This design comes from an exercise in tuning for small area on the open sky130 flow, not from production work.
In this exercise RTL edits were held to simulation tests only and were not proved equivalent to the original.
Not every run is shown, and edits may drop behaviour that the tests do not exercise.

==> design.v <==
module lfsr #(
  parameter [63:0] INIT = 64'h0000000000000001
) (
  input             clk,
  input             rst,
  output reg [31:0] rnd
);
  reg [63:0] shifter;
  always @(posedge clk) begin
    if (rst) begin
      shifter <= INIT;
      rnd    <= 32'd0;
    end else begin
      if (shifter[0])
        shifter <= {1'b0, shifter[63:1]} ^ 64'hd800000000000000;
      else
        shifter <= {1'b0, shifter[63:1]};
      rnd <= shifter[63:32] ^ shifter[31:0];
    end
  end
endmodule
module nco (
  input             clk,
  input             rst,
  input      [31:0] frequency,
  output reg [79:0] lo_i,     
  output reg [79:0] lo_q
);
  reg [9:0] sin_array [0:1023];
  reg [9:0] cos_array [0:1023];
  initial begin
    $readmemh("nco_sin.hex", sin_array);
    $readmemh("nco_cos.hex", cos_array);
  end
  reg [31:0] frequency_d1, frequency_d2, frequency_d3;
  reg [31:0] accum;
  reg [31:0] tree_0, tree_1;
  reg [31:0] tree_00, tree_01, tree_10, tree_11;
  reg [31:0] tree_000, tree_001, tree_010, tree_011;
  reg [31:0] tree_100, tree_101, tree_110, tree_111;
  reg [31:0] w_0, w_1, w_2, w_3, w_4, w_5, w_6, w_7;
  always @(posedge clk) begin
    frequency_d1 <= frequency;
    frequency_d2 <= frequency_d1;
    frequency_d3 <= frequency_d2;
    if (rst)
      accum <= 32'd0;
    else
      accum <= accum + {frequency[28:0], 3'b000};
    tree_0 <= accum;
    tree_1 <= accum + {frequency_d1[29:0], 2'b00};
    tree_00 <= tree_0;
    tree_01 <= tree_0 + {frequency_d2[30:0], 1'b0};
    tree_10 <= tree_1;
    tree_11 <= tree_1 + {frequency_d2[30:0], 1'b0};
    tree_000 <= tree_00;
    tree_001 <= tree_00 + frequency_d3;
    tree_010 <= tree_01;
    tree_011 <= tree_01 + frequency_d3;
    tree_100 <= tree_10;
    tree_101 <= tree_10 + frequency_d3;
    tree_110 <= tree_11;
    tree_111 <= tree_11 + frequency_d3;
    w_0 <= tree_000;
    w_1 <= tree_001;
    w_2 <= tree_010;
    w_3 <= tree_011;
    w_4 <= tree_100;
    w_5 <= tree_101;
    w_6 <= tree_110;
    w_7 <= tree_111;
    lo_q[ 9: 0] <= sin_array[w_0[31:22]];
    lo_q[19:10] <= sin_array[w_1[31:22]];
    lo_q[29:20] <= sin_array[w_2[31:22]];
    lo_q[39:30] <= sin_array[w_3[31:22]];
    lo_q[49:40] <= sin_array[w_4[31:22]];
    lo_q[59:50] <= sin_array[w_5[31:22]];
    lo_q[69:60] <= sin_array[w_6[31:22]];
    lo_q[79:70] <= sin_array[w_7[31:22]];
    lo_i[ 9: 0] <= cos_array[w_0[31:22]];
    lo_i[19:10] <= cos_array[w_1[31:22]];
    lo_i[29:20] <= cos_array[w_2[31:22]];
    lo_i[39:30] <= cos_array[w_3[31:22]];
    lo_i[49:40] <= cos_array[w_4[31:22]];
    lo_i[59:50] <= cos_array[w_5[31:22]];
    lo_i[69:60] <= cos_array[w_6[31:22]];
    lo_i[79:70] <= cos_array[w_7[31:22]];
  end
endmodule
module interpolate #(
  parameter INTERPOLATION_FACTOR = 8192,
  parameter OUTPUT_WIDTH         = 24,
  parameter WIDTH                = 8
) (
  input                             clk,
  input                             rst,
  input      [WIDTH-1:0]            in_data,
  output reg                        in_ack,
  output reg [8*OUTPUT_WIDTH-1:0]   out_data   
);
  localparam OW = OUTPUT_WIDTH;
  reg [$clog2(INTERPOLATION_FACTOR)-1:0] count;
  reg signed [OW-1:0] last_input, delta;
  reg signed [OW-1:0] delta_d1, delta_d2, delta_d3;
  reg signed [OW-1:0] accum;
  reg signed [OW-1:0] tree_0, tree_1;
  reg signed [OW-1:0] tree_00, tree_01, tree_10, tree_11;
  reg signed [OW-1:0] tree_000, tree_001, tree_010, tree_011;
  reg signed [OW-1:0] tree_100, tree_101, tree_110, tree_111;
  wire signed [OW-1:0] in_ext = {{(OW-WIDTH){in_data[WIDTH-1]}}, in_data};
  always @(posedge clk) begin
    if (rst) begin
      count      <= 0;
      last_input <= 0;
      delta      <= 0;
      in_ack     <= 1'b0;
      accum      <= 0;
    end else begin
      if (count == 0) begin
        count      <= INTERPOLATION_FACTOR - 1;
        last_input <= in_ext;
        delta      <= in_ext - last_input;
        in_ack     <= 1'b1;
      end else begin
        count      <= count - 1'b1;
        in_ack     <= 1'b0;
      end
      accum <= accum + {delta[OW-4:0], 3'b000};
    end
    delta_d1 <= delta;
    delta_d2 <= delta_d1;
    delta_d3 <= delta_d2;
    tree_0 <= accum;
    tree_1 <= accum + {delta_d1[OW-3:0], 2'b00};
    tree_00 <= tree_0;
    tree_01 <= tree_0 + {delta_d2[OW-2:0], 1'b0};
    tree_10 <= tree_1;
    tree_11 <= tree_1 + {delta_d2[OW-2:0], 1'b0};
    tree_000 <= tree_00;
    tree_001 <= tree_00 + delta_d3;
    tree_010 <= tree_01;
    tree_011 <= tree_01 + delta_d3;
    tree_100 <= tree_10;
    tree_101 <= tree_10 + delta_d3;
    tree_110 <= tree_11;
    tree_111 <= tree_11 + delta_d3;
    out_data <= {tree_111, tree_110, tree_101, tree_100,
                 tree_011, tree_010, tree_001, tree_000};
  end
endmodule
module dac_interface #(
  parameter WIDTH = 32
) (
  input                  clk,
  input                  rst,
  input  [8*WIDTH-1:0]   in_data,    
  input                  dithering,
  output reg [7:0]       dac
);
  wire [31:0] rand_0, rand_1, rand_2, rand_3, rand_4, rand_5, rand_6, rand_7;
  lfsr #(.INIT(64'h0000004000800001)) lfsr_0 (.clk(clk), .rst(rst), .rnd(rand_0));
  lfsr #(.INIT(64'h000e000600000004)) lfsr_1 (.clk(clk), .rst(rst), .rnd(rand_1));
  lfsr #(.INIT(64'h0000005000400001)) lfsr_2 (.clk(clk), .rst(rst), .rnd(rand_2));
  lfsr #(.INIT(64'h0000500000000001)) lfsr_3 (.clk(clk), .rst(rst), .rnd(rand_3));
  lfsr #(.INIT(64'h000000000c000005)) lfsr_4 (.clk(clk), .rst(rst), .rnd(rand_4));
  lfsr #(.INIT(64'h00000a00d0000001)) lfsr_5 (.clk(clk), .rst(rst), .rnd(rand_5));
  lfsr #(.INIT(64'h000000000f000007)) lfsr_6 (.clk(clk), .rst(rst), .rnd(rand_6));
  lfsr #(.INIT(64'h00000a0000000001)) lfsr_7 (.clk(clk), .rst(rst), .rnd(rand_7));
  wire [8*32-1:0] rand_all = {rand_7, rand_6, rand_5, rand_4,
                              rand_3, rand_2, rand_1, rand_0};
  reg [7:0] dithered;
  integer k;
  always @(posedge clk) begin
    for (k = 0; k < 8; k = k + 1) begin
      dithered[k] <= $signed(in_data[WIDTH*k +: WIDTH]) >
                     $signed(rand_all[32*k +: WIDTH]);
      if (dithering)
        dac[k] <= dithered[k];
      else
        dac[k] <= in_data[WIDTH*k + WIDTH - 1];
    end
  end
endmodule
module transmitter (
  input         clk,
  input         rst,
  input  [31:0] frequency,
  input         frequency_stb,
  output        frequency_ack,
  input  [31:0] control,
  input         control_stb,
  output        control_ack,
  input  [31:0] amplitude,
  input         amplitude_stb,
  output        amplitude_ack,
  output [7:0]  rf,
  output reg    tx_rx,
  output reg    tx_pa
);
  reg        dithering;
  reg [31:0] frequency_reg;
  always @(posedge clk) begin
    if (rst) begin
      dithering     <= 1'b0;
      tx_rx         <= 1'b0;
      tx_pa         <= 1'b0;
      frequency_reg <= 32'd0;
    end else begin
      if (control_stb) begin
        dithering <= control[0];
        tx_rx     <= control[1];
        tx_pa     <= control[2];
      end
      if (frequency_stb)
        frequency_reg <= frequency;
    end
  end
  assign control_ack   = 1'b1;
  assign frequency_ack = 1'b1;
  wire [79:0]   lo_i, lo_q;
  wire [8*24-1:0] i_full_rate, q_full_rate;
  nco nco_inst_1 (
    .clk(clk), .rst(rst), .frequency(frequency_reg),
    .lo_i(lo_i), .lo_q(lo_q)
  );
  interpolate #(.INTERPOLATION_FACTOR(8192), .OUTPUT_WIDTH(13 + 3 + 8), .WIDTH(8))
  interpolate_inst_1 (
    .clk(clk), .rst(rst), .in_data(amplitude[23:16]), .in_ack(amplitude_ack),
    .out_data(i_full_rate)
  );
  interpolate #(.INTERPOLATION_FACTOR(8192), .OUTPUT_WIDTH(13 + 3 + 8), .WIDTH(8))
  interpolate_inst_2 (
    .clk(clk), .rst(rst), .in_data(amplitude[7:0]), .in_ack(),
    .out_data(q_full_rate)
  );
  reg signed [33:0] i_out [0:7];
  reg signed [33:0] q_out [0:7];
  reg [8*32-1:0] out_all;
  integer k;
  reg signed [34:0] temp;
  always @(posedge clk) begin
    for (k = 0; k < 8; k = k + 1) begin
      i_out[k] <= $signed(i_full_rate[24*k +: 24]) * $signed(lo_i[10*k +: 10]);
      q_out[k] <= $signed(q_full_rate[24*k +: 24]) * $signed(lo_q[10*k +: 10]);
      temp = {i_out[k][33], i_out[k]} + {q_out[k][33], q_out[k]};
      out_all[32*k +: 32] <= temp[32:1];
    end
  end
  dac_interface #(.WIDTH(32)) dac_interface_inst_1 (
    .clk(clk), .rst(rst), .in_data(out_all), .dithering(dithering), .dac(rf)
  );
endmodule
==> nco_cos.hex <==
169
169
169
169
169
169
169
169
169
169
169
169
168
168
168
168
168
167
167
167
167
166
166
166
165
165
165
164
164
164
163
163
162
162
161
161
161
160
160
15f
15f
15e
15d
15d
15c
15c
15b
15a
15a
159
158
158
157
156
156
155
154
153
153
152
151
150
14f
14f
14e
14d
14c
14b
14a
149
149
148
147
146
145
144
143
142
141
140
13f
13e
13d
13b
13a
139
138
137
136
135
134
132
131
130
12f
12e
12c
12b
12a
129
127
126
125
124
122
121
120
11e
11d
11b
11a
119
117
116
114
113
112
110
10f
10d
10c
10a
109
107
106
104
103
101
100
0fe
0fc
0fb
0f9
0f8
0f6
0f4
0f3
0f1
0ef
0ee
0ec
0ea
0e9
0e7
0e5
0e4
0e2
0e0
0de
0dd
0db
0d9
0d7
0d5
0d4
0d2
0d0
0ce
0cc
0cb
0c9
0c7
0c5
0c3
0c1
0bf
0be
0bc
0ba
0b8
0b6
0b4
0b2
0b0
0ae
0ac
0aa
0a8
0a6
0a4
0a2
0a0
09e
09c
09a
098
096
094
092
090
08e
08c
08a
088
086
084
082
080
07e
07c
07a
078
076
073
071
06f
06d
06b
069
067
065
063
060
05e
05c
05a
058
056
053
051
04f
04d
04b
049
046
044
042
040
03e
03c
039
037
035
033
031
02e
02c
02a
028
026
023
021
01f
01d
01b
018
016
014
012
010
00d
00b
009
007
004
002
000
3fe
3fc
3f9
3f7
3f5
3f3
3f0
3ee
3ec
3ea
3e8
3e5
3e3
3e1
3df
3dd
3da
3d8
3d6
3d4
3d2
3cf
3cd
3cb
3c9
3c7
3c4
3c2
3c0
3be
3bc
3ba
3b7
3b5
3b3
3b1
3af
3ad
3aa
3a8
3a6
3a4
3a2
3a0
39d
39b
399
397
395
393
391
38f
38d
38a
388
386
384
382
380
37e
37c
37a
378
376
374
372
370
36e
36c
36a
368
366
364
362
360
35e
35c
35a
358
356
354
352
350
34e
34c
34a
348
346
344
342
341
33f
33d
33b
339
337
335
334
332
330
32e
32c
32b
329
327
325
323
322
320
31e
31c
31b
319
317
316
314
312
311
30f
30d
30c
30a
308
307
305
304
302
301
2ff
2fd
2fc
2fa
2f9
2f7
2f6
2f4
2f3
2f1
2f0
2ee
2ed
2ec
2ea
2e9
2e7
2e6
2e5
2e3
2e2
2e0
2df
2de
2dc
2db
2da
2d9
2d7
2d6
2d5
2d4
2d2
2d1
2d0
2cf
2ce
2cc
2cb
2ca
2c9
2c8
2c7
2c6
2c5
2c3
2c2
2c1
2c0
2bf
2be
2bd
2bc
2bb
2ba
2b9
2b8
2b7
2b7
2b6
2b5
2b4
2b3
2b2
2b1
2b1
2b0
2af
2ae
2ad
2ad
2ac
2ab
2aa
2aa
2a9
2a8
2a8
2a7
2a6
2a6
2a5
2a4
2a4
2a3
2a3
2a2
2a1
2a1
2a0
2a0
29f
29f
29f
29e
29e
29d
29d
29c
29c
29c
29b
29b
29b
29a
29a
29a
299
299
299
299
298
298
298
298
298
297
297
297
297
297
297
297
297
297
297
297
297
297
297
297
297
297
297
297
297
297
297
297
298
298
298
298
298
299
299
299
299
29a
29a
29a
29b
29b
29b
29c
29c
29c
29d
29d
29e
29e
29f
29f
29f
2a0
2a0
2a1
2a1
2a2
2a3
2a3
2a4
2a4
2a5
2a6
2a6
2a7
2a8
2a8
2a9
2aa
2aa
2ab
2ac
2ad
2ad
2ae
2af
2b0
2b1
2b1
2b2
2b3
2b4
2b5
2b6
2b7
2b7
2b8
2b9
2ba
2bb
2bc
2bd
2be
2bf
2c0
2c1
2c2
2c3
2c5
2c6
2c7
2c8
2c9
2ca
2cb
2cc
2ce
2cf
2d0
2d1
2d2
2d4
2d5
2d6
2d7
2d9
2da
2db
2dc
2de
2df
2e0
2e2
2e3
2e5
2e6
2e7
2e9
2ea
2ec
2ed
2ee
2f0
2f1
2f3
2f4
2f6
2f7
2f9
2fa
2fc
2fd
2ff
300
302
304
305
307
308
30a
30c
30d
30f
311
312
314
316
317
319
31b
31c
31e
320
322
323
325
327
329
32b
32c
32e
330
332
334
335
337
339
33b
33d
33f
341
342
344
346
348
34a
34c
34e
350
352
354
356
358
35a
35c
35e
360
362
364
366
368
36a
36c
36e
370
372
374
376
378
37a
37c
37e
380
382
384
386
388
38a
38d
38f
391
393
395
397
399
39b
39d
3a0
3a2
3a4
3a6
3a8
3aa
3ad
3af
3b1
3b3
3b5
3b7
3ba
3bc
3be
3c0
3c2
3c4
3c7
3c9
3cb
3cd
3cf
3d2
3d4
3d6
3d8
3da
3dd
3df
3e1
3e3
3e5
3e8
3ea
3ec
3ee
3f0
3f3
3f5
3f7
3f9
3fc
3fe
000
002
004
007
009
00b
00d
010
012
014
016
018
01b
01d
01f
021
023
026
028
02a
02c
02e
031
033
035
037
039
03c
03e
040
042
044
046
049
04b
04d
04f
051
053
056
058
05a
05c
05e
060
063
065
067
069
06b
06d
06f
071
073
076
078
07a
07c
07e
080
082
084
086
088
08a
08c
08e
090
092
094
096
098
09a
09c
09e
0a0
0a2
0a4
0a6
0a8
0aa
0ac
0ae
0b0
0b2
0b4
0b6
0b8
0ba
0bc
0be
0bf
0c1
0c3
0c5
0c7
0c9
0cb
0cc
0ce
0d0
0d2
0d4
0d5
0d7
0d9
0db
0dd
0de
0e0
0e2
0e4
0e5
0e7
0e9
0ea
0ec
0ee
0ef
0f1
0f3
0f4
0f6
0f8
0f9
0fb
0fc
0fe
0ff
101
103
104
106
107
109
10a
10c
10d
10f
110
112
113
114
116
117
119
11a
11b
11d
11e
120
121
122
124
125
126
127
129
12a
12b
12c
12e
12f
130
131
132
134
135
136
137
138
139
13a
13b
13d
13e
13f
140
141
142
143
144
145
146
147
148
149
149
14a
14b
14c
14d
14e
14f
14f
150
151
152
153
153
154
155
156
156
157
158
158
159
15a
15a
15b
15c
15c
15d
15d
15e
15f
15f
160
160
161
161
161
162
162
163
163
164
164
164
165
165
165
166
166
166
167
167
167
167
168
168
168
168
168
169
169
169
169
169
169
169
169
169
169
169
==> nco_sin.hex <==
000
3fe
3fc
3f9
3f7
3f5
3f3
3f0
3ee
3ec
3ea
3e8
3e5
3e3
3e1
3df
3dd
3da
3d8
3d6
3d4
3d2
3cf
3cd
3cb
3c9
3c7
3c4
3c2
3c0
3be
3bc
3ba
3b7
3b5
3b3
3b1
3af
3ad
3aa
3a8
3a6
3a4
3a2
3a0
39d
39b
399
397
395
393
391
38f
38d
38a
388
386
384
382
380
37e
37c
37a
378
376
374
372
370
36e
36c
36a
368
366
364
362
360
35e
35c
35a
358
356
354
352
350
34e
34c
34a
348
346
344
342
341
33f
33d
33b
339
337
335
334
332
330
32e
32c
32b
329
327
325
323
322
320
31e
31c
31b
319
317
316
314
312
311
30f
30d
30c
30a
308
307
305
304
302
301
2ff
2fd
2fc
2fa
2f9
2f7
2f6
2f4
2f3
2f1
2f0
2ee
2ed
2ec
2ea
2e9
2e7
2e6
2e5
2e3
2e2
2e0
2df
2de
2dc
2db
2da
2d9
2d7
2d6
2d5
2d4
2d2
2d1
2d0
2cf
2ce
2cc
2cb
2ca
2c9
2c8
2c7
2c6
2c5
2c3
2c2
2c1
2c0
2bf
2be
2bd
2bc
2bb
2ba
2b9
2b8
2b7
2b7
2b6
2b5
2b4
2b3
2b2
2b1
2b1
2b0
2af
2ae
2ad
2ad
2ac
2ab
2aa
2aa
2a9
2a8
2a8
2a7
2a6
2a6
2a5
2a4
2a4
2a3
2a3
2a2
2a1
2a1
2a0
2a0
29f
29f
29f
29e
29e
29d
29d
29c
29c
29c
29b
29b
29b
29a
29a
29a
299
299
299
299
298
298
298
298
298
297
297
297
297
297
297
297
297
297
297
297
297
297
297
297
297
297
297
297
297
297
297
297
298
298
298
298
298
299
299
299
299
29a
29a
29a
29b
29b
29b
29c
29c
29c
29d
29d
29e
29e
29f
29f
29f
2a0
2a0
2a1
2a1
2a2
2a3
2a3
2a4
2a4
2a5
2a6
2a6
2a7
2a8
2a8
2a9
2aa
2aa
2ab
2ac
2ad
2ad
2ae
2af
2b0
2b1
2b1
2b2
2b3
2b4
2b5
2b6
2b7
2b7
2b8
2b9
2ba
2bb
2bc
2bd
2be
2bf
2c0
2c1
2c2
2c3
2c5
2c6
2c7
2c8
2c9
2ca
2cb
2cc
2ce
2cf
2d0
2d1
2d2
2d4
2d5
2d6
2d7
2d9
2da
2db
2dc
2de
2df
2e0
2e2
2e3
2e5
2e6
2e7
2e9
2ea
2ec
2ed
2ee
2f0
2f1
2f3
2f4
2f6
2f7
2f9
2fa
2fc
2fd
2ff
300
302
304
305
307
308
30a
30c
30d
30f
311
312
314
316
317
319
31b
31c
31e
320
322
323
325
327
329
32b
32c
32e
330
332
334
335
337
339
33b
33d
33f
341
342
344
346
348
34a
34c
34e
350
352
354
356
358
35a
35c
35e
360
362
364
366
368
36a
36c
36e
370
372
374
376
378
37a
37c
37e
380
382
384
386
388
38a
38d
38f
391
393
395
397
399
39b
39d
3a0
3a2
3a4
3a6
3a8
3aa
3ad
3af
3b1
3b3
3b5
3b7
3ba
3bc
3be
3c0
3c2
3c4
3c7
3c9
3cb
3cd
3cf
3d2
3d4
3d6
3d8
3da
3dd
3df
3e1
3e3
3e5
3e8
3ea
3ec
3ee
3f0
3f3
3f5
3f7
3f9
3fc
3fe
000
002
004
007
009
00b
00d
010
012
014
016
018
01b
01d
01f
021
023
026
028
02a
02c
02e
031
033
035
037
039
03c
03e
040
042
044
046
049
04b
04d
04f
051
053
056
058
05a
05c
05e
060
063
065
067
069
06b
06d
06f
071
073
076
078
07a
07c
07e
080
082
084
086
088
08a
08c
08e
090
092
094
096
098
09a
09c
09e
0a0
0a2
0a4
0a6
0a8
0aa
0ac
0ae
0b0
0b2
0b4
0b6
0b8
0ba
0bc
0be
0bf
0c1
0c3
0c5
0c7
0c9
0cb
0cc
0ce
0d0
0d2
0d4
0d5
0d7
0d9
0db
0dd
0de
0e0
0e2
0e4
0e5
0e7
0e9
0ea
0ec
0ee
0ef
0f1
0f3
0f4
0f6
0f8
0f9
0fb
0fc
0fe
0ff
101
103
104
106
107
109
10a
10c
10d
10f
110
112
113
114
116
117
119
11a
11b
11d
11e
120
121
122
124
125
126
127
129
12a
12b
12c
12e
12f
130
131
132
134
135
136
137
138
139
13a
13b
13d
13e
13f
140
141
142
143
144
145
146
147
148
149
149
14a
14b
14c
14d
14e
14f
14f
150
151
152
153
153
154
155
156
156
157
158
158
159
15a
15a
15b
15c
15c
15d
15d
15e
15f
15f
160
160
161
161
161
162
162
163
163
164
164
164
165
165
165
166
166
166
167
167
167
167
168
168
168
168
168
169
169
169
169
169
169
169
169
169
169
169
169
169
169
169
169
169
169
169
169
169
169
169
168
168
168
168
168
167
167
167
167
166
166
166
165
165
165
164
164
164
163
163
162
162
161
161
161
160
160
15f
15f
15e
15d
15d
15c
15c
15b
15a
15a
159
158
158
157
156
156
155
154
153
153
152
151
150
14f
14f
14e
14d
14c
14b
14a
149
149
148
147
146
145
144
143
142
141
140
13f
13e
13d
13b
13a
139
138
137
136
135
134
132
131
130
12f
12e
12c
12b
12a
129
127
126
125
124
122
121
120
11e
11d
11b
11a
119
117
116
114
113
112
110
10f
10d
10c
10a
109
107
106
104
103
101
100
0fe
0fc
0fb
0f9
0f8
0f6
0f4
0f3
0f1
0ef
0ee
0ec
0ea
0e9
0e7
0e5
0e4
0e2
0e0
0de
0dd
0db
0d9
0d7
0d5
0d4
0d2
0d0
0ce
0cc
0cb
0c9
0c7
0c5
0c3
0c1
0bf
0be
0bc
0ba
0b8
0b6
0b4
0b2
0b0
0ae
0ac
0aa
0a8
0a6
0a4
0a2
0a0
09e
09c
09a
098
096
094
092
090
08e
08c
08a
088
086
084
082
080
07e
07c
07a
078
076
073
071
06f
06d
06b
069
067
065
063
060
05e
05c
05a
058
056
053
051
04f
04d
04b
049
046
044
042
040
03e
03c
039
037
035
033
031
02e
02c
02a
028
026
023
021
01f
01d
01b
018
016
014
012
010
00d
00b
009
007
004
002
==> run.sh <==
#!/bin/bash
# synth_recipe.tcl (not shown) runs the flow's synth.tcl, then flattens the netlist and writes it again
# the make line also repeats each setting of config.mk as NAME=value (left out here)
make -C /OpenROAD-flow-scripts/flow DESIGN_CONFIG=/design/flow/config.mk WORK_HOME=/design/flow/orfs CLKGATE_MAP_FILE= SYNTH_SCRIPT=/design/flow/synth_recipe.tcl finish
==> config.mk <==
export PLATFORM = sky130hd
export DESIGN_NAME = transmitter
export DESIGN_NICKNAME = transmitter
export VERILOG_FILES = /design/flow/design.v
export SDC_FILE = /design/flow/constraint.sdc
export NUM_CORES = 4
export LEC_CHECK = 0
export CAP_MARGIN = 20
export CORE_MARGIN = 2
export CORE_UTILIZATION = 45
export SLEW_MARGIN = 20
export SYNTH_MEMORY_MAX_BITS = 16384
==> constraint.sdc <==
create_clock -name core_clock -period 10.0 [get_ports {clk}]
set_input_delay 2.0000 -clock core_clock [delete_from_list [all_inputs] [get_ports {clk}]]
set_output_delay 2.0000 -clock core_clock [all_outputs]
set_load 0.01 [all_outputs]
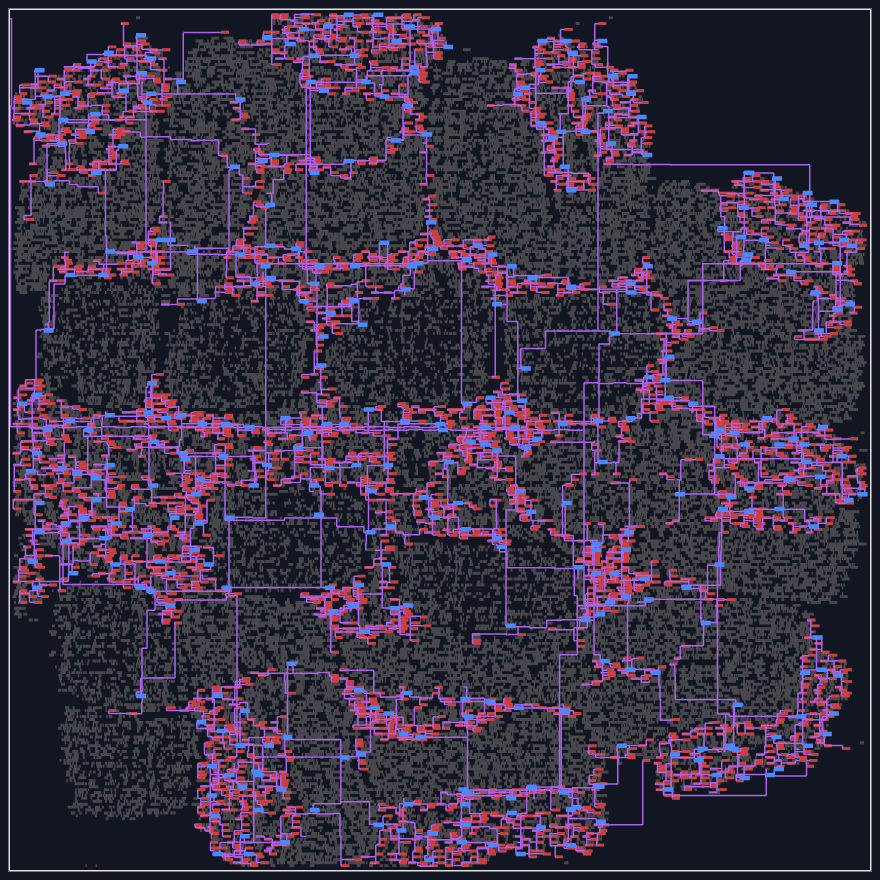
(run_1/clk_routes.png)
Key: flip-flops = red [count 3321]; clock drivers = blue [count 368]; clock wires = purple [length 45.2 mm]
There are 369 routed clock nets.
clock latency (worst-skew pair): 1.10 ns
Worst Skew: 0.117 ns

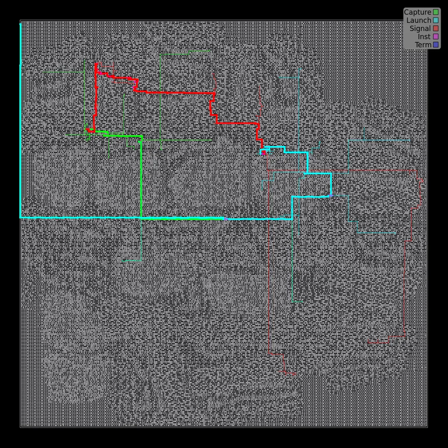
(run_1/worst_path.png)
Post-Layout Cell Count: 40.4k
setup tns final: 0 ns
Core Util, Final: 0.483

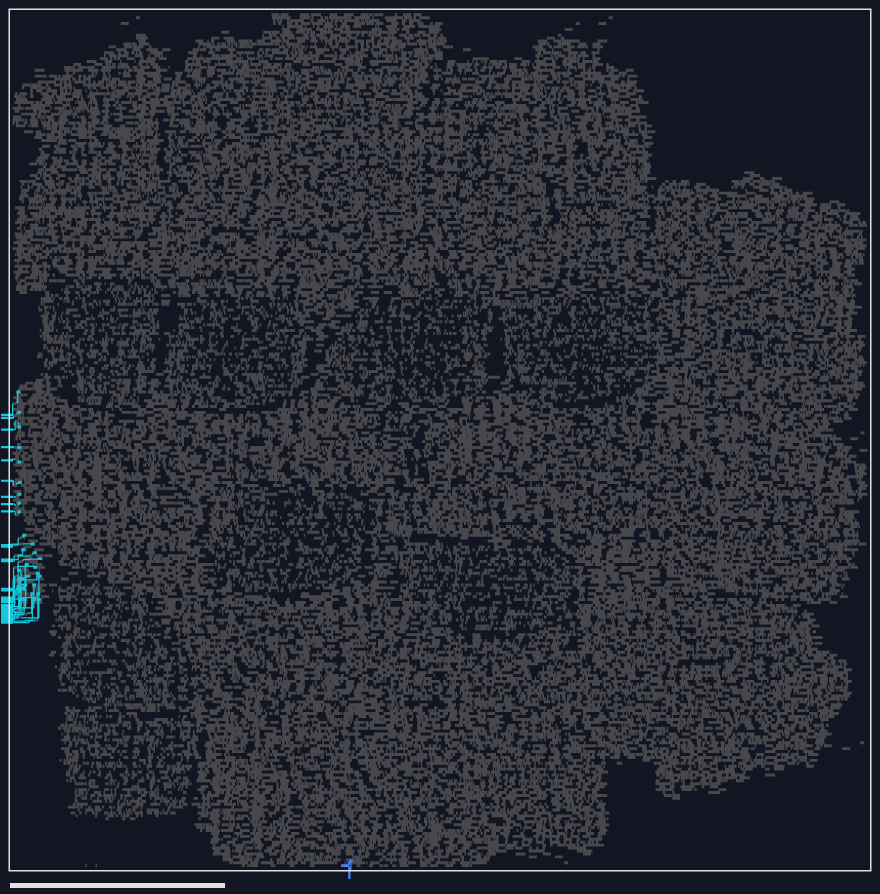
(run_1/io_fan.png)
Scale bar: 200 um.
Key: tx_rx = blue [bits 1, direction output, end cells 1, buffers 1, wire 19.5 um]; frequency = cyan [bits 32, direction input, end cells 32, buffers 32, wire 885 um]
port bufs: 65
I/O pin cnt: 114

==> impl_metrics.tcl, run 1 <==
set metrics [dict create \
    status "timing/DRC/antenna clean" \
    worst_pin_slew_ns 1.23 \
    end_kind "flop" \
    synthCells 32676 \
    yosys_warnings 14 \
    cts_max_level 5 \
    seq_area_frac_synth 0.233 \
    cts_setup_buffers 0 \
    clkTransAtPathRegs_ns 0.06 \
    dr_total_vias 224944 \
    ys_seq_elements 3321 \
    slew-limit-headroom 0.169 \
    setup_viol 0 \
    yosys.area_share.xor_xnor 0.0471 \
    fmax_ghz 0.139 \
    die-area_sq_um 640000 \
    path_class "reg2reg" \
    synth_area_sq_um 285000 \
    synth_top_cell_area_share 0.233 \
    std_cell_rows 292 \
    n_fill_cell 60390 \
    syn_to_final_growth_pct 6.98 \
    drt_wl_total_um 833000 \
    cts_resized 0 \
    start_util 0.451 \
    holdPathEnd "interpolate_inst_1.out_data[15]" \
    grt_max_degree 193 \
    synth_mux_area_frac 0.0163 \
    die_h_um 800 \
    fin_crit_ns 7.21 \
    holdPathStages 0 \
    reg2reg_from "interpolate_inst_1.out_data[168]" \
    cts_hold_buffers 0 \
    drc 0 \
    synth_top_family_by_area "adder cells" \
    grt_antenna_before_repair 92 \
    layout_commonest_cell "inv_1" \
    viasPerCell 5.57 \
    cp-start-kind "flop" \
    cap_violations 0 \
    ys.flop_type "dfxtp_1" \
    synth_cell_types 100 \
    cts-root-buf "clkbuf_16" \
    rsz0062_at_grt "false" \
    grt_usage 0.258 \
    reg2reg_depth 21 \
    reg_top3 "i_out (257), q_out (257), out_all (253)" \
    cts_max_path_buffers 4 \
    synth_top_area_cell "dfxtp_1" \
    r2r_slack_ns 2.79 \
    drt_iter0_drc 18916 \
    crit_arrival_ns 8.13 \
    synth_compound_area_frac 0.143 \
    drtPass1Iterations 8 \
    grt_pass1_wl_um 1310000 \
    gp_congestion 0.991 \
    synth.area.top_cells "dfxtp_1 (23%), fa_1 (22%), ha_1 (11%), inv_1 (5.5%), nand2_1 (4.8%)" \
    final_layout_size_suffix_gt1_frac 0.0415 \
    fin_ws_ns 2.79 \
    synthAdderAreaFrac 0.325 \
    final_cell_mix "inv_1 (4167), nand2_1 (3623), dfxtp_1 (3261)" \
    avgSynthCellArea_sq_um 8.73 \
    hold_path.class "reg2reg" \
    required_ns 10.93 \
    worstPathMaxFanout 30 \
    clock-sinks 3321 \
    die_width_um 800 \
    hold_viol 0 \
    rr_endpoint "i_out[7][32]" \
    report.final.slew_viol_count 0 \
    cts_buffers 368 \
    postLayoutCellArea_sq_um 305000 \
    grt_pass1_vias 226194 \
    wl_per_cell_um 20.6 \
    dp_hpwl_um 637000 \
    post-route-period-util 0.721 \
    ant_nets 0 \
    overflow 0 \
    coreArea_sq_um 632000 \
    dpl_worst_slack_ns 2.90 \
    fin_nets 37276 \
    async_flop_share 0 \
    cts_tree "done" \
    yosys.area_share.simple 0.157 \
    place_area_sq_um 292000 \
]
run 1: worst max-delay path: stages, from the launching register on:
cell      delay [ns]
dfxtp_4         0.83
buf_4           0.52
nand2b_1        0.19
fa_1            0.44
fa_1            0.51
inv_1           0.06
fa_1            0.49
fa_1            0.51
inv_1           0.06
fa_1            0.47
inv_1           0.04
ha_1            0.19
or3_1           0.41
a211oi_1        0.53
o41ai_1         0.20
a211oi_1        0.42
a21oi_1         0.18
o21ai_0         0.31
o21ai_0         0.20
a21o_1          0.21
a21oi_1         0.17
xnor2_1         0.15
run 1: per-stage QoR:
stage          cells  hold WS, ns
3_5_place_dp   39656        0.312
4_1_cts        40329        0.244
6_report       40359        0.264
5_1_grt        40334        0.267
3_3_place_gp   39656        0.309
2_1_floorplan  32677        0.310
run 1: synthesized netlist by cell type (all sizes together) (109+ instances only):
master / instances
nand3: 355
buf: 243
nor3: 367
a211oi: 309
mux2i: 176
a31oi: 252
dfxtp: 3321
o21ai: 1563
ha: 2412
nor2b: 922
o31ai: 109
and2: 1406
inv: 4180
and3: 122
o22ai: 121
fa: 3116
xor2: 317
xnor2: 1217
nor2: 1991
a21o: 528
a21oi: 1956
nand2: 3623
o21a: 218
nand2b: 322
o211ai: 250
clkbuf: 1512
o21bai: 146
run 1: how the worst max path moves through the flow:
stage	slack, ns	cells past startpoint	startpoint	end
6_report	2.79	21	interpolate_inst_1.out_data[168]	i_out[7][32]
2_1_floorplan	4.07	23	nco_inst_1.lo_q[31]	q_out[3][32]
3_5_place_dp	2.90	21	interpolate_inst_1.out_data[168]	i_out[7][32]
4_1_cts	2.81	21	interpolate_inst_1.out_data[168]	i_out[7][32]
5_1_grt	2.39	21	nco_inst_1.lo_q[49]	q_out[4][30]
3_3_place_gp	2.95	21	nco_inst_1.lo_q[49]	q_out[4][32]
run 1: routing by layer:
| metal | track usage | part of all wire |
|---|---|---|
| met4 | 0.118 | 0.052 |
| met2 | 0.402 | 0.44 |
| met1 | 0.351 | 0.43 |
| met3 | 0.0436 | 0.074 |
| met5 | 0 | 0.00022 |
run 1: area by class of cell:
class,count,area [sq um],share of cell area
flip-flops and latches,3321,66600,0.218
repair buffers,355,2900,0.00952
clock inverters,189,2590,0.00850
diodes,30,75.1,0.000246
multi-input cells,23393,196000,0.643
well taps,8379,10500,0.0344
clock buffers,484,10300,0.0337
inverters,4208,15800,0.0518
run 1: cells by family after synthesis:
| kind of cell | count (synthesis) |
|---|---|
| fa+ha+maj | 5529 |
| other cells | 1 |
| compound gates | 6484 |
| buf+inv | 5963 |
| flops | 3321 |
| xor+xnor | 1534 |
| simple gates | 9511 |
| mux | 333 |
==> run_1/wires.png <==
Only two layers are drawn.
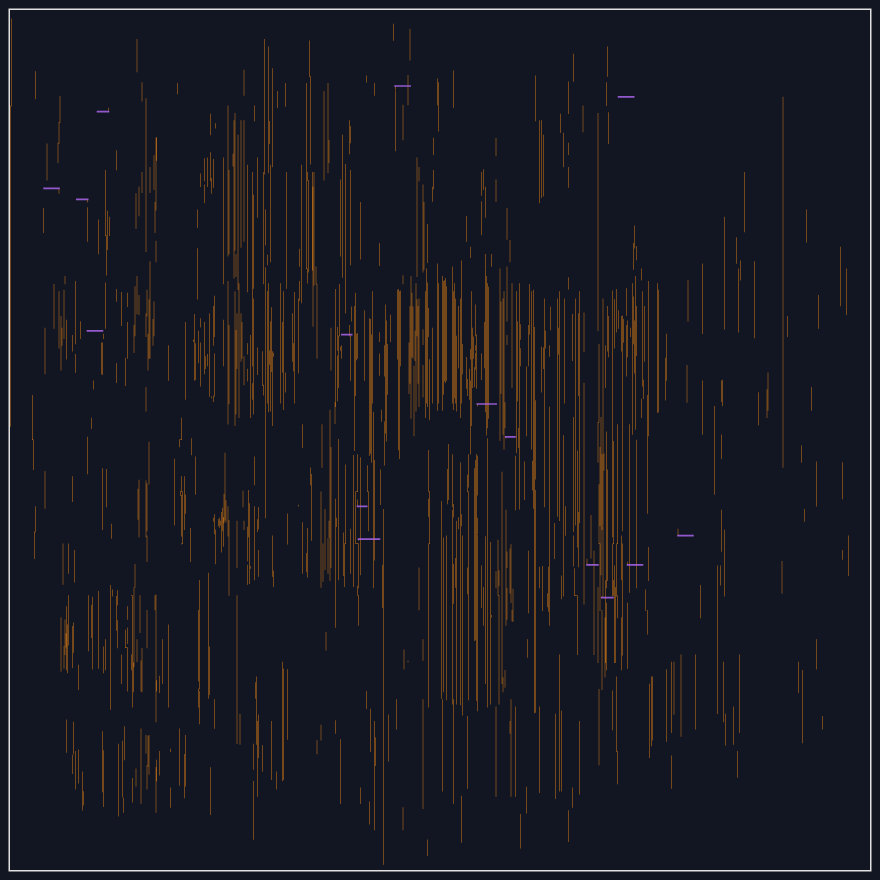

## Run 2: large edit since run 1, in outline
design.v: 252 -> 2641 lines; modules unchanged: 0
  lfsr: edited, 21 -> 81 lines
  nco: edited, 68 -> 47 lines
  nco_rom: new, 286 lines
  interpolate: edited, 61 -> 59 lines
  interp_lanes: new, 27 lines
  dac_interface: edited, 33 -> 43 lines
  mix_lane: new, 21 lines
  mix_tree: new, 1497 lines
  mix_final: new, 525 lines
  transmitter: edited, 69 -> 55 lines
==> module transmitter as of run 2 <==
module transmitter (
  input         clk,
  input         rst,
  input  [31:0] frequency,
  input         frequency_stb,
  output        frequency_ack,
  input  [31:0] control,
  input         control_stb,
  output        control_ack,
  input  [31:0] amplitude,
  input         amplitude_stb,
  output        amplitude_ack,
  output [7:0]  rf,
  output reg    tx_rx,
  output reg    tx_pa
);
  reg        dithering;
  reg [31:0] frequency_reg;
  reg [4:0]  rst_d;    
  always @(posedge clk) begin
    rst_d <= {rst_d[3:0], rst};
    if (rst) begin
      dithering     <= 1'b0;
      tx_rx         <= 1'b0;
      tx_pa         <= 1'b0;
      frequency_reg <= 32'd0;
    end else begin
      if (control_stb) begin
        dithering <= control[0];
        tx_rx     <= control[1];
        tx_pa     <= control[2];
      end
      if (frequency_stb)
        frequency_reg <= frequency;
    end
  end
  assign control_ack   = 1'b1;
  assign frequency_ack = 1'b1;
  wire [71:0]  mc, ms;
  wire [7:0]   nc, ns;
  wire [191:0] i_full_rate, q_full_rate;
  nco nco_inst_1 (
    .clk(clk), .rst_d5(rst_d[4]), .frequency(frequency_reg),
    .mc(mc), .ms(ms), .nc(nc), .ns(ns)
  );
  interpolate interpolate_inst_1 (
    .clk(clk), .rst(rst), .rst_d5(rst_d[4]),
    .in_i(amplitude[23:16]), .in_q(amplitude[7:0]), .in_ack(amplitude_ack),
    .out_i(i_full_rate), .out_q(q_full_rate)
  );
  dac_interface dac_interface_inst_1 (
    .clk(clk), .rst(rst), .mc(mc), .ms(ms), .nc(nc), .ns(ns), .in_i(i_full_rate), .in_q(q_full_rate),
    .dithering(dithering), .dac(rf)
  );
endmodule
==> module mix_final as of run 2 <==
module mix_final (
  input  [32:0] sv,
  input  [32:0] cv,
  input  [32:0] s3,
  input  [33:0] c3,
  output        sgn,
  output        gt
);
  wire g1;
  wire g2;
  wire g3;
  wire g4;
  wire g5;
  wire g6;
  wire g7;
  wire g8;
  wire g9;
  wire g10;
  wire g11;
  wire g12;
  wire g13;
  wire g14;
  wire g15;
  wire g16;
  wire g17;
  wire g18;
  wire g19;
  wire g20;
  wire g21;
  wire g22;
  wire g23;
  wire g24;
  wire g25;
  wire g26;
  wire g27;
  wire g28;
  wire g29;
  wire g30;
  wire g31;
  wire g32;
  wire g33;
  wire p34;
  wire p35;
  wire p36;
  wire p37;
  wire p38;
  wire p39;
  wire p40;
  wire p41;
  wire p42;
  wire p43;
  wire p44;
  wire p45;
  wire p46;
  wire p47;
  wire p48;
  wire p49;
  wire p50;
  wire p51;
  wire p52;
  wire p53;
  wire p54;
  wire p55;
  wire p56;
  wire p57;
  wire p58;
  wire p59;
  wire p60;
  wire p61;
  wire p62;
  wire p63;
  wire p64;
  wire p65;
  wire p66;
  wire g67;
  wire p68;
  wire g69;
  wire p70;
  wire g71;
  wire p72;
  wire g73;
  wire p74;
  wire g75;
  wire p76;
  wire g77;
  wire p78;
  wire g79;
  wire p80;
  wire g81;
  wire p82;
  wire g83;
  wire p84;
  wire g85;
  wire p86;
  wire g87;
  wire p88;
  wire g89;
  wire p90;
  wire g91;
  wire p92;
  wire g93;
  wire p94;
  wire g95;
  wire p96;
  wire g97;
  wire p98;
  wire g99;
  wire p100;
  wire g101;
  wire p102;
  wire g103;
  wire p104;
  wire g105;
  wire p106;
  wire g107;
  wire p108;
  wire g109;
  wire p110;
  wire g111;
  wire p112;
  wire g113;
  wire p114;
  wire g115;
  wire p116;
  wire g117;
  wire p118;
  wire g119;
  wire p120;
  wire g121;
  wire p122;
  wire g123;
  wire p124;
  wire g125;
  wire p126;
  wire g127;
  wire p128;
  wire g129;
  wire g130;
  wire g131;
  wire g132;
  wire g133;
  wire g134;
  wire g135;
  wire g136;
  wire g137;
  wire g138;
  wire g139;
  wire g140;
  wire g141;
  wire g142;
  wire g143;
  wire g144;
  wire g145;
  wire g146;
  wire g147;
  wire g148;
  wire g149;
  wire g150;
  wire g151;
  wire g152;
  wire g153;
  wire g154;
  wire g155;
  wire g156;
  wire g157;
  wire g158;
  wire g159;
  wire g160;
  wire g161;
  wire g162;
  wire p163;
  wire p164;
  wire p165;
  wire p166;
  wire p167;
  wire p168;
  wire p169;
  wire p170;
  wire p171;
  wire p172;
  wire p173;
  wire p174;
  wire p175;
  wire p176;
  wire p177;
  wire p178;
  wire p179;
  wire p180;
  wire p181;
  wire p182;
  wire p183;
  wire p184;
  wire p185;
  wire p186;
  wire p187;
  wire p188;
  wire p189;
  wire p190;
  wire p191;
  wire p192;
  wire p193;
  wire p194;
  wire p195;
  wire g196;
  wire p197;
  wire g198;
  wire p199;
  wire g200;
  wire p201;
  wire g202;
  wire p203;
  wire g204;
  wire p205;
  wire g206;
  wire p207;
  wire g208;
  wire p209;
  wire g210;
  wire p211;
  wire g212;
  wire p213;
  wire g214;
  wire p215;
  wire g216;
  wire p217;
  wire g218;
  wire p219;
  wire g220;
  wire p221;
  wire g222;
  wire p223;
  wire g224;
  wire p225;
  wire g226;
  wire p227;
  wire g228;
  wire p229;
  wire g230;
  wire p231;
  wire g232;
  wire p233;
  wire g234;
  wire p235;
  wire g236;
  wire p237;
  wire g238;
  wire p239;
  wire g240;
  wire p241;
  wire g242;
  wire p243;
  wire g244;
  wire p245;
  wire g246;
  wire p247;
  wire g248;
  wire p249;
  wire g250;
  wire p251;
  wire g252;
  wire p253;
  wire g254;
  wire p255;
  wire g256;
  wire p257;
  assign g1 = sv[0] & cv[0];
  assign g2 = sv[1] & cv[1];
  assign g3 = sv[2] & cv[2];
  assign g4 = sv[3] & cv[3];
  assign g5 = sv[4] & cv[4];
  assign g6 = sv[5] & cv[5];
  assign g7 = sv[6] & cv[6];
  assign g8 = sv[7] & cv[7];
  assign g9 = sv[8] & cv[8];
  assign g10 = sv[9] & cv[9];
  assign g11 = sv[10] & cv[10];
  assign g12 = sv[11] & cv[11];
  assign g13 = sv[12] & cv[12];
  assign g14 = sv[13] & cv[13];
  assign g15 = sv[14] & cv[14];
  assign g16 = sv[15] & cv[15];
  assign g17 = sv[16] & cv[16];
  assign g18 = sv[17] & cv[17];
  assign g19 = sv[18] & cv[18];
  assign g20 = sv[19] & cv[19];
  assign g21 = sv[20] & cv[20];
  assign g22 = sv[21] & cv[21];
  assign g23 = sv[22] & cv[22];
  assign g24 = sv[23] & cv[23];
  assign g25 = sv[24] & cv[24];
  assign g26 = sv[25] & cv[25];
  assign g27 = sv[26] & cv[26];
  assign g28 = sv[27] & cv[27];
  assign g29 = sv[28] & cv[28];
  assign g30 = sv[29] & cv[29];
  assign g31 = sv[30] & cv[30];
  assign g32 = sv[31] & cv[31];
  assign g33 = sv[32] & cv[32];
  assign p34 = sv[0] | cv[0];
  assign p35 = sv[1] | cv[1];
  assign p36 = sv[2] | cv[2];
  assign p37 = sv[3] | cv[3];
  assign p38 = sv[4] | cv[4];
  assign p39 = sv[5] | cv[5];
  assign p40 = sv[6] | cv[6];
  assign p41 = sv[7] | cv[7];
  assign p42 = sv[8] | cv[8];
  assign p43 = sv[9] | cv[9];
  assign p44 = sv[10] | cv[10];
  assign p45 = sv[11] | cv[11];
  assign p46 = sv[12] | cv[12];
  assign p47 = sv[13] | cv[13];
  assign p48 = sv[14] | cv[14];
  assign p49 = sv[15] | cv[15];
  assign p50 = sv[16] | cv[16];
  assign p51 = sv[17] | cv[17];
  assign p52 = sv[18] | cv[18];
  assign p53 = sv[19] | cv[19];
  assign p54 = sv[20] | cv[20];
  assign p55 = sv[21] | cv[21];
  assign p56 = sv[22] | cv[22];
  assign p57 = sv[23] | cv[23];
  assign p58 = sv[24] | cv[24];
  assign p59 = sv[25] | cv[25];
  assign p60 = sv[26] | cv[26];
  assign p61 = sv[27] | cv[27];
  assign p62 = sv[28] | cv[28];
  assign p63 = sv[29] | cv[29];
  assign p64 = sv[30] | cv[30];
  assign p65 = sv[31] | cv[31];
  assign p66 = sv[32] | cv[32];
  assign g67 = g2 | (p35 & g1);
  assign p68 = p35 & p34;
  assign g69 = g4 | (p37 & g3);
  assign p70 = p37 & p36;
  assign g71 = g69 | (p70 & g67);
  assign p72 = p70 & p68;
  assign g73 = g6 | (p39 & g5);
  assign p74 = p39 & p38;
  assign g75 = g8 | (p41 & g7);
  assign p76 = p41 & p40;
  assign g77 = g75 | (p76 & g73);
  assign p78 = p76 & p74;
  assign g79 = g77 | (p78 & g71);
  assign p80 = p78 & p72;
  assign g81 = g10 | (p43 & g9);
  assign p82 = p43 & p42;
  assign g83 = g12 | (p45 & g11);
  assign p84 = p45 & p44;
  assign g85 = g83 | (p84 & g81);
  assign p86 = p84 & p82;
  assign g87 = g14 | (p47 & g13);
  assign p88 = p47 & p46;
  assign g89 = g16 | (p49 & g15);
  assign p90 = p49 & p48;
  assign g91 = g89 | (p90 & g87);
  assign p92 = p90 & p88;
  assign g93 = g91 | (p92 & g85);
  assign p94 = p92 & p86;
  assign g95 = g93 | (p94 & g79);
  assign p96 = p94 & p80;
  assign g97 = g18 | (p51 & g17);
  assign p98 = p51 & p50;
  assign g99 = g20 | (p53 & g19);
  assign p100 = p53 & p52;
  assign g101 = g99 | (p100 & g97);
  assign p102 = p100 & p98;
  assign g103 = g22 | (p55 & g21);
  assign p104 = p55 & p54;
  assign g105 = g24 | (p57 & g23);
  assign p106 = p57 & p56;
  assign g107 = g105 | (p106 & g103);
  assign p108 = p106 & p104;
  assign g109 = g107 | (p108 & g101);
  assign p110 = p108 & p102;
  assign g111 = g26 | (p59 & g25);
  assign p112 = p59 & p58;
  assign g113 = g28 | (p61 & g27);
  assign p114 = p61 & p60;
  assign g115 = g113 | (p114 & g111);
  assign p116 = p114 & p112;
  assign g117 = g30 | (p63 & g29);
  assign p118 = p63 & p62;
  assign g119 = g32 | (p65 & g31);
  assign p120 = p65 & p64;
  assign g121 = g119 | (p120 & g117);
  assign p122 = p120 & p118;
  assign g123 = g121 | (p122 & g115);
  assign p124 = p122 & p116;
  assign g125 = g123 | (p124 & g109);
  assign p126 = p124 & p110;
  assign g127 = g125 | (p126 & g95);
  assign p128 = p126 & p96;
  assign g129 = g33 | (p66 & g127);
  assign sgn = ~(sv[32] ^ cv[32] ^ g127);
  assign g130 = s3[0] & c3[0];
  assign g131 = s3[1] & c3[1];
  assign g132 = s3[2] & c3[2];
  assign g133 = s3[3] & c3[3];
  assign g134 = s3[4] & c3[4];
  assign g135 = s3[5] & c3[5];
  assign g136 = s3[6] & c3[6];
  assign g137 = s3[7] & c3[7];
  assign g138 = s3[8] & c3[8];
  assign g139 = s3[9] & c3[9];
  assign g140 = s3[10] & c3[10];
  assign g141 = s3[11] & c3[11];
  assign g142 = s3[12] & c3[12];
  assign g143 = s3[13] & c3[13];
  assign g144 = s3[14] & c3[14];
  assign g145 = s3[15] & c3[15];
  assign g146 = s3[16] & c3[16];
  assign g147 = s3[17] & c3[17];
  assign g148 = s3[18] & c3[18];
  assign g149 = s3[19] & c3[19];
  assign g150 = s3[20] & c3[20];
  assign g151 = s3[21] & c3[21];
  assign g152 = s3[22] & c3[22];
  assign g153 = s3[23] & c3[23];
  assign g154 = s3[24] & c3[24];
  assign g155 = s3[25] & c3[25];
  assign g156 = s3[26] & c3[26];
  assign g157 = s3[27] & c3[27];
  assign g158 = s3[28] & c3[28];
  assign g159 = s3[29] & c3[29];
  assign g160 = s3[30] & c3[30];
  assign g161 = s3[31] & c3[31];
  assign g162 = s3[32] & c3[32];
  assign p163 = s3[0] | c3[0];
  assign p164 = s3[1] | c3[1];
  assign p165 = s3[2] | c3[2];
  assign p166 = s3[3] | c3[3];
  assign p167 = s3[4] | c3[4];
  assign p168 = s3[5] | c3[5];
  assign p169 = s3[6] | c3[6];
  assign p170 = s3[7] | c3[7];
  assign p171 = s3[8] | c3[8];
  assign p172 = s3[9] | c3[9];
  assign p173 = s3[10] | c3[10];
  assign p174 = s3[11] | c3[11];
  assign p175 = s3[12] | c3[12];
  assign p176 = s3[13] | c3[13];
  assign p177 = s3[14] | c3[14];
  assign p178 = s3[15] | c3[15];
  assign p179 = s3[16] | c3[16];
  assign p180 = s3[17] | c3[17];
  assign p181 = s3[18] | c3[18];
  assign p182 = s3[19] | c3[19];
  assign p183 = s3[20] | c3[20];
  assign p184 = s3[21] | c3[21];
  assign p185 = s3[22] | c3[22];
  assign p186 = s3[23] | c3[23];
  assign p187 = s3[24] | c3[24];
  assign p188 = s3[25] | c3[25];
  assign p189 = s3[26] | c3[26];
  assign p190 = s3[27] | c3[27];
  assign p191 = s3[28] | c3[28];
  assign p192 = s3[29] | c3[29];
  assign p193 = s3[30] | c3[30];
  assign p194 = s3[31] | c3[31];
  assign p195 = s3[32] | c3[32];
  assign g196 = g132 | (p165 & g131);
  assign p197 = p165 & p164;
  assign g198 = g134 | (p167 & g133);
  assign p199 = p167 & p166;
  assign g200 = g198 | (p199 & g196);
  assign p201 = p199 & p197;
  assign g202 = g136 | (p169 & g135);
  assign p203 = p169 & p168;
  assign g204 = g138 | (p171 & g137);
  assign p205 = p171 & p170;
  assign g206 = g204 | (p205 & g202);
  assign p207 = p205 & p203;
  assign g208 = g206 | (p207 & g200);
  assign p209 = p207 & p201;
  assign g210 = g140 | (p173 & g139);
  assign p211 = p173 & p172;
  assign g212 = g142 | (p175 & g141);
  assign p213 = p175 & p174;
  assign g214 = g212 | (p213 & g210);
  assign p215 = p213 & p211;
  assign g216 = g144 | (p177 & g143);
  assign p217 = p177 & p176;
  assign g218 = g146 | (p179 & g145);
  assign p219 = p179 & p178;
  assign g220 = g218 | (p219 & g216);
  assign p221 = p219 & p217;
  assign g222 = g220 | (p221 & g214);
  assign p223 = p221 & p215;
  assign g224 = g222 | (p223 & g208);
  assign p225 = p223 & p209;
  assign g226 = g148 | (p181 & g147);
  assign p227 = p181 & p180;
  assign g228 = g150 | (p183 & g149);
  assign p229 = p183 & p182;
  assign g230 = g228 | (p229 & g226);
  assign p231 = p229 & p227;
  assign g232 = g152 | (p185 & g151);
  assign p233 = p185 & p184;
  assign g234 = g154 | (p187 & g153);
  assign p235 = p187 & p186;
  assign g236 = g234 | (p235 & g232);
  assign p237 = p235 & p233;
  assign g238 = g236 | (p237 & g230);
  assign p239 = p237 & p231;
  assign g240 = g156 | (p189 & g155);
  assign p241 = p189 & p188;
  assign g242 = g158 | (p191 & g157);
  assign p243 = p191 & p190;
  assign g244 = g242 | (p243 & g240);
  assign p245 = p243 & p241;
  assign g246 = g160 | (p193 & g159);
  assign p247 = p193 & p192;
  assign g248 = g162 | (p195 & g161);
  assign p249 = p195 & p194;
  assign g250 = g248 | (p249 & g246);
  assign p251 = p249 & p247;
  assign g252 = g250 | (p251 & g244);
  assign p253 = p251 & p245;
  assign g254 = g252 | (p253 & g238);
  assign p255 = p253 & p239;
  assign g256 = g254 | (p255 & g224);
  assign p257 = p255 & p225;
  assign gt = c3[33] ^ g256 ^ g129;
endmodule
==> module lfsr as of run 2 <==
module lfsr #(
  parameter [63:0] INIT = 64'h0000000000000001
) (
  input         clk,
  input         rst,
  output [31:0] rnd
);
  reg [31:0] r, l;
  assign rnd = r;
  always @(posedge clk) begin
    if (rst) begin
      r <= INIT[63:32] ^ INIT[31:0];
      l <= INIT[31:0];
    end else begin
      r[0] <= r[1];
      r[1] <= r[2];
      r[2] <= r[3];
      r[3] <= r[4];
      r[4] <= r[5];
      r[5] <= r[6];
      r[6] <= r[7];
      r[7] <= r[8];
      r[8] <= r[9];
      r[9] <= r[10];
      r[10] <= r[11];
      r[11] <= r[12];
      r[12] <= r[13];
      r[13] <= r[14];
      r[14] <= r[15];
      r[15] <= r[16];
      r[16] <= r[17];
      r[17] <= r[18];
      r[18] <= r[19];
      r[19] <= r[20];
      r[20] <= r[21];
      r[21] <= r[22];
      r[22] <= r[23];
      r[23] <= r[24];
      r[24] <= r[25];
      r[25] <= r[26];
      r[26] <= r[27];
      r[27] <= l[0] ^ r[28];
      r[28] <= l[0] ^ r[29];
      r[29] <= r[30];
      r[30] <= l[0] ^ r[31];
      r[31] <= r[0];
      l[0] <= l[1];
      l[1] <= l[2];
      l[2] <= l[3];
      l[3] <= l[4];
      l[4] <= l[5];
      l[5] <= l[6];
      l[6] <= l[7];
      l[7] <= l[8];
      l[8] <= l[9];
      l[9] <= l[10];
      l[10] <= l[11];
      l[11] <= l[12];
      l[12] <= l[13];
      l[13] <= l[14];
      l[14] <= l[15];
      l[15] <= l[16];
      l[16] <= l[17];
      l[17] <= l[18];
      l[18] <= l[19];
      l[19] <= l[20];
      l[20] <= l[21];
      l[21] <= l[22];
      l[22] <= l[23];
      l[23] <= l[24];
      l[24] <= l[25];
      l[25] <= l[26];
      l[26] <= l[27];
      l[27] <= l[28];
      l[28] <= l[29];
      l[29] <= l[30];
      l[30] <= l[31];
      l[31] <= l[0] ^ r[0];
    end
  end
endmodule
==> module interp_lanes as of run 2 <==
module interp_lanes (
  input  [20:0]  a,
  input  [8:0]   d,
  input  [11:0]  m3,      
  input  [11:0]  m5,      
  input  [11:0]  m7,      
  output [191:0] out
);
  wire [11:0] m1 = {{3{d[8]}}, d};
  wire [11:0] m2 = {{2{d[8]}}, d, 1'b0};
  wire [11:0] m4 = {d[8], d, 2'b00};
  wire [11:0] m6 = {m3[10:0], 1'b0};
  wire [11:0] hi  = a[20:9];
  wire [11:0] hip = hi + 1'b1;
  wire [11:0] him = hi - 1'b1;
  wire [95:0] e = {m7, m6, m5, m4, m3, m2, m1, 12'd0};
  genvar j;
  generate
    for (j = 0; j < 8; j = j + 1) begin : lane
      wire [11:0] ej = e[12*j +: 12];
      wire [9:0]  lo = {1'b0, a[8:0]} + {1'b0, ej[11:3]};
      wire        up = lo[9] & ~ej[11];
      wire        dn = ~lo[9] & ej[11];
      assign out[24*j +: 24] = {up ? hip : (dn ? him : hi), lo[8:0], ej[2:0]};
    end
  endgenerate
endmodule
--- a/config.mk
+++ b/config.mk
@@ -6,7 +6,8 @@
 export NUM_CORES = 4
 export LEC_CHECK = 0
+export ABC_AREA = 1
 export CAP_MARGIN = 20
 export CORE_MARGIN = 2
-export CORE_UTILIZATION = 45
+export CORE_UTILIZATION = 50
 export SLEW_MARGIN = 20
 export SYNTH_MEMORY_MAX_BITS = 16384
removed: nco_cos.hex
removed: nco_sin.hex
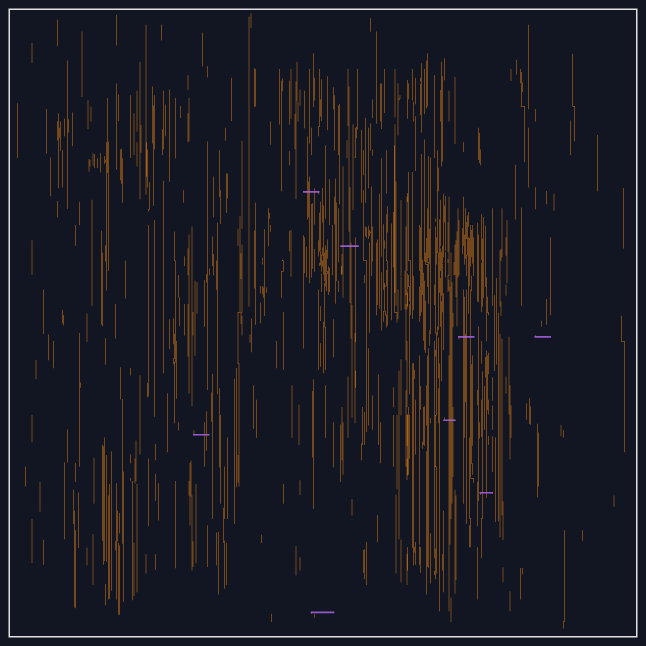
(run_2/wires.png)
Only two layers are drawn.
Key: metal 5 = purple [wire length 112 um]; metal 4 = orange [wire length 32.1 mm]
Total Wirelength: 594000 um
Via Count: 153k
all-layer global routing usage: 0.338
average wire per standard cell: 21.7 um

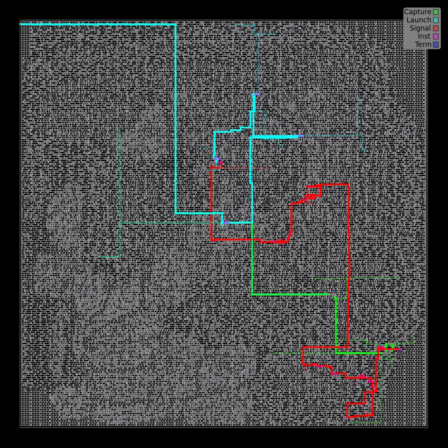
(run_2/worst_path.png)
min Tclk post-route: 9.34 ns
setup ws final: 0.664 ns
Post-Layout Cell Count: 27.4k
Core Util, Final: 0.537

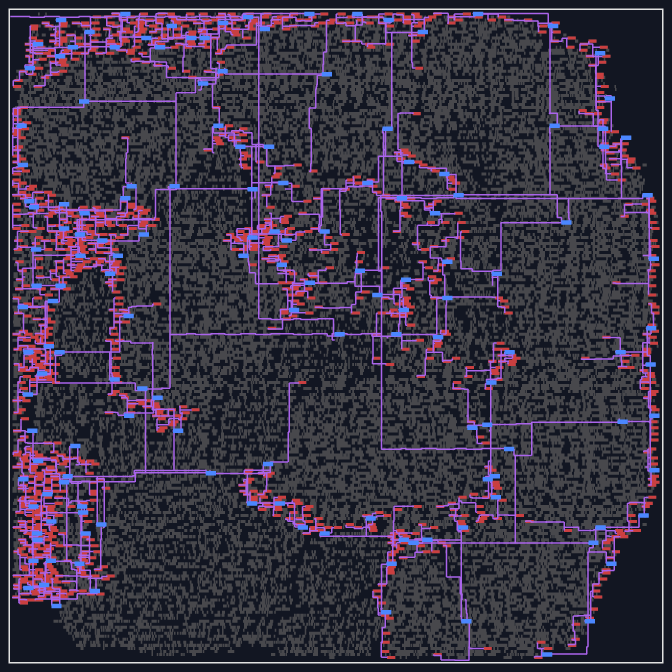
(run_2/clk_routes.png)
Key: flip-flops = red [count 1219]; clock wires = purple [length 20000 um]; clock drivers = blue [count 153]
Position of the flops: spread over the die. There are 154 routed clock nets.

==> impl_metrics.tcl, run 2 <==
set metrics [dict create \
    cts_hold_buffers 0 \
    seq_area_frac_synth 0.144 \
    cts_tree "done" \
    status "timing/DRC/antenna clean" \
    path_class "reg2reg" \
    grt_antenna_before_repair 26 \
    avgSynthCellArea_sq_um 7.40 \
    ys.flop_type "dfxtp_1" \
    synth.top_cells.by_count "inv_1 (4471), nand2_1 (4259), xor2_1 (2121), fa_1 (1800), o22ai_1 (1632)" \
    drt_iter0_drc 15420 \
    end_kind "flop" \
    reg_top3 "nco_inst_1.mc (72), nco_inst_1.ms (72)" \
    portBuffers 65 \
    gp_congestion 1.03 \
    worst_pin_slew_ns 1.24 \
    cts-root-buf "clkbuf_16" \
    ant_nets 0 \
    final_cell_mix "inv_1 (4465), nand2_1 (4259), xor2_1 (2109)" \
    report.final.slew_viol_count 0 \
    setup_viol 0 \
    synth.area.top_cells "fa_1 (21%), dfxtp_1 (14%), xor2_1 (11%), inv_1 (9.9%), ha_1 (9.5%)" \
    synth.most_common_cell "inv_1" \
    crit_arrival_ns 10.11 \
    layout_commonest_cell "inv_1" \
    viasPerCell 5.57 \
    synth_cell_types 82 \
    slew-limit-headroom 0.172 \
    async_flop_share 0 \
    drtPass1Iterations 9 \
    slowest_delay_ns 0.82 \
    rsz0062_at_grt "false" \
    ys_seq_elements 1219 \
    grt_pass1_wl_um 900000 \
    cp-start-kind "flop" \
    grt_pass1_vias 147146 \
    cts_max_level 4 \
    post-route-period-util 0.934 \
    fin_nets 25958 \
    final_layout_size_suffix_gt1_frac 0.0552 \
    start_util 0.501 \
    cts_setup_buffers 0 \
    overflow 0 \
    syn_to_final_growth_pct 7.03 \
    die_width_um 587 \
    clkTransAtPathRegs_ns 0.07 \
    grt_max_degree 122 \
    yosys_warnings 13 \
    fin_setup_tns_ns 0 \
    cpMaxStageDelayCell "dfxtp_1" \
]
run 2: final cells by class:
cell class / count / area, sq um / area share
tap: 4536 / 5680 / 0.0312
clock buffer: 195 / 4240 / 0.0233
multi-input combinational: 16201 / 125000 / 0.685
timing repair buffer: 509 / 4070 / 0.0224
sequential: 1219 / 24400 / 0.134
clock inverter: 80 / 1250 / 0.00687
inverter: 4689 / 17600 / 0.0969
antenna: 11 / 27.5 / 0.000151
run 2: kinds of logic after synthesis:
family / count (synthesis) / share of synthesized area
xor+xnor: 2332 / 0.121
compound gates: 3543 / 0.124
simple gates: 7232 / 0.179
buf+inv: 5547 / 0.126
other cells: 1 / 0.0000221
mux: 8 / 0.000530
fa+ha+maj: 3084 / 0.307
flops: 1219 / 0.144
run 2: worst max-delay path, delay by kind of cell (launching register included):
family                   cells  cell delay (ns)
XOR/XNOR                     3             0.46
adder cells (fa/ha/maj)      8             3.37
AO/OA/AOI/OAI                7             1.89
flip-flops                   1             0.82
AND/OR/NAND/NOR             13             2.08
buffers and inverters        6             0.54
run 2: routing by layer:
layer  vias to the layer above  GRT usage  share of wire
met5                         -          0        0.00019
met4                        16      0.158          0.054
met3                      1379     0.0687          0.096
met2                      7083      0.516           0.43
met1                     72710      0.458           0.42
li1                      71597          -              -
run 2: per-stage QoR:
stage | hold WS, ns | instances | area [sq um] | setup slack (ns)
final | 0.278 | 27440 | 182000 | 0.664
after global routing | 0.282 | 27431 | 182000 | 0.348
after CTS | 0.276 | 27426 | 182000 | 0.879
after detailed placement | 0.312 | 27151 | 176000 | 0.956
after global placement | 0.310 | 27150 | 176000 | 0.928
after floorplan | 0.310 | 22967 | 170000 | 2.77
run 2: worst paths after layout:
path / start / to / slack [ns] / cells past startpoint
setup / recovery: interpolate_inst_1.ai[2] / dac_interface_inst_1.gt_r[4] / 0.66 / 37
hold / removal: nco_inst_1.d4[25] / nco_inst_1.d5[25] / 0.28 / 0
setup reg to reg: interpolate_inst_1.ai[2] / dac_interface_inst_1.gt_r[4] / 0.66 / 37
hold reg to reg: nco_inst_1.d4[25] / nco_inst_1.d5[25] / 0.28 / 0

-- afterwards: timing with drivers on the ports --
The results above use ideal ports. As a check the final layouts listed here were re-extracted and re-timed, cells and wires unchanged.
Step 1: set_driving_cell puts a clkbuf_16 on clk and a buf_2 on each other input, an assumption about the parent block.
Step 2 adds t to the input delays and takes it off the output delays; t is the mean of the earliest and latest rising clock arrival at the registers after step 1. Input paths then give back, and output paths get back, about the clock's delay inside the block.
Slacks: ideal ports / drivers / drivers and shift; pairs: ideal ports / drivers.
| run | t (ns) | setup WS [ns] | worst register clock-pin slew, ns | cell pins on the clock port's net |
|---|---|---|---|---|
| run 1 | 1.175 | 2.794 / 2.794 / 2.794 | 0.09 / 0.09 | 1 |
| run 2 | 1.011 | 0.664 / 0.664 / 0.664 | 0.07 / 0.07 | 1 |
After both steps setup and hold are still met in every run listed.
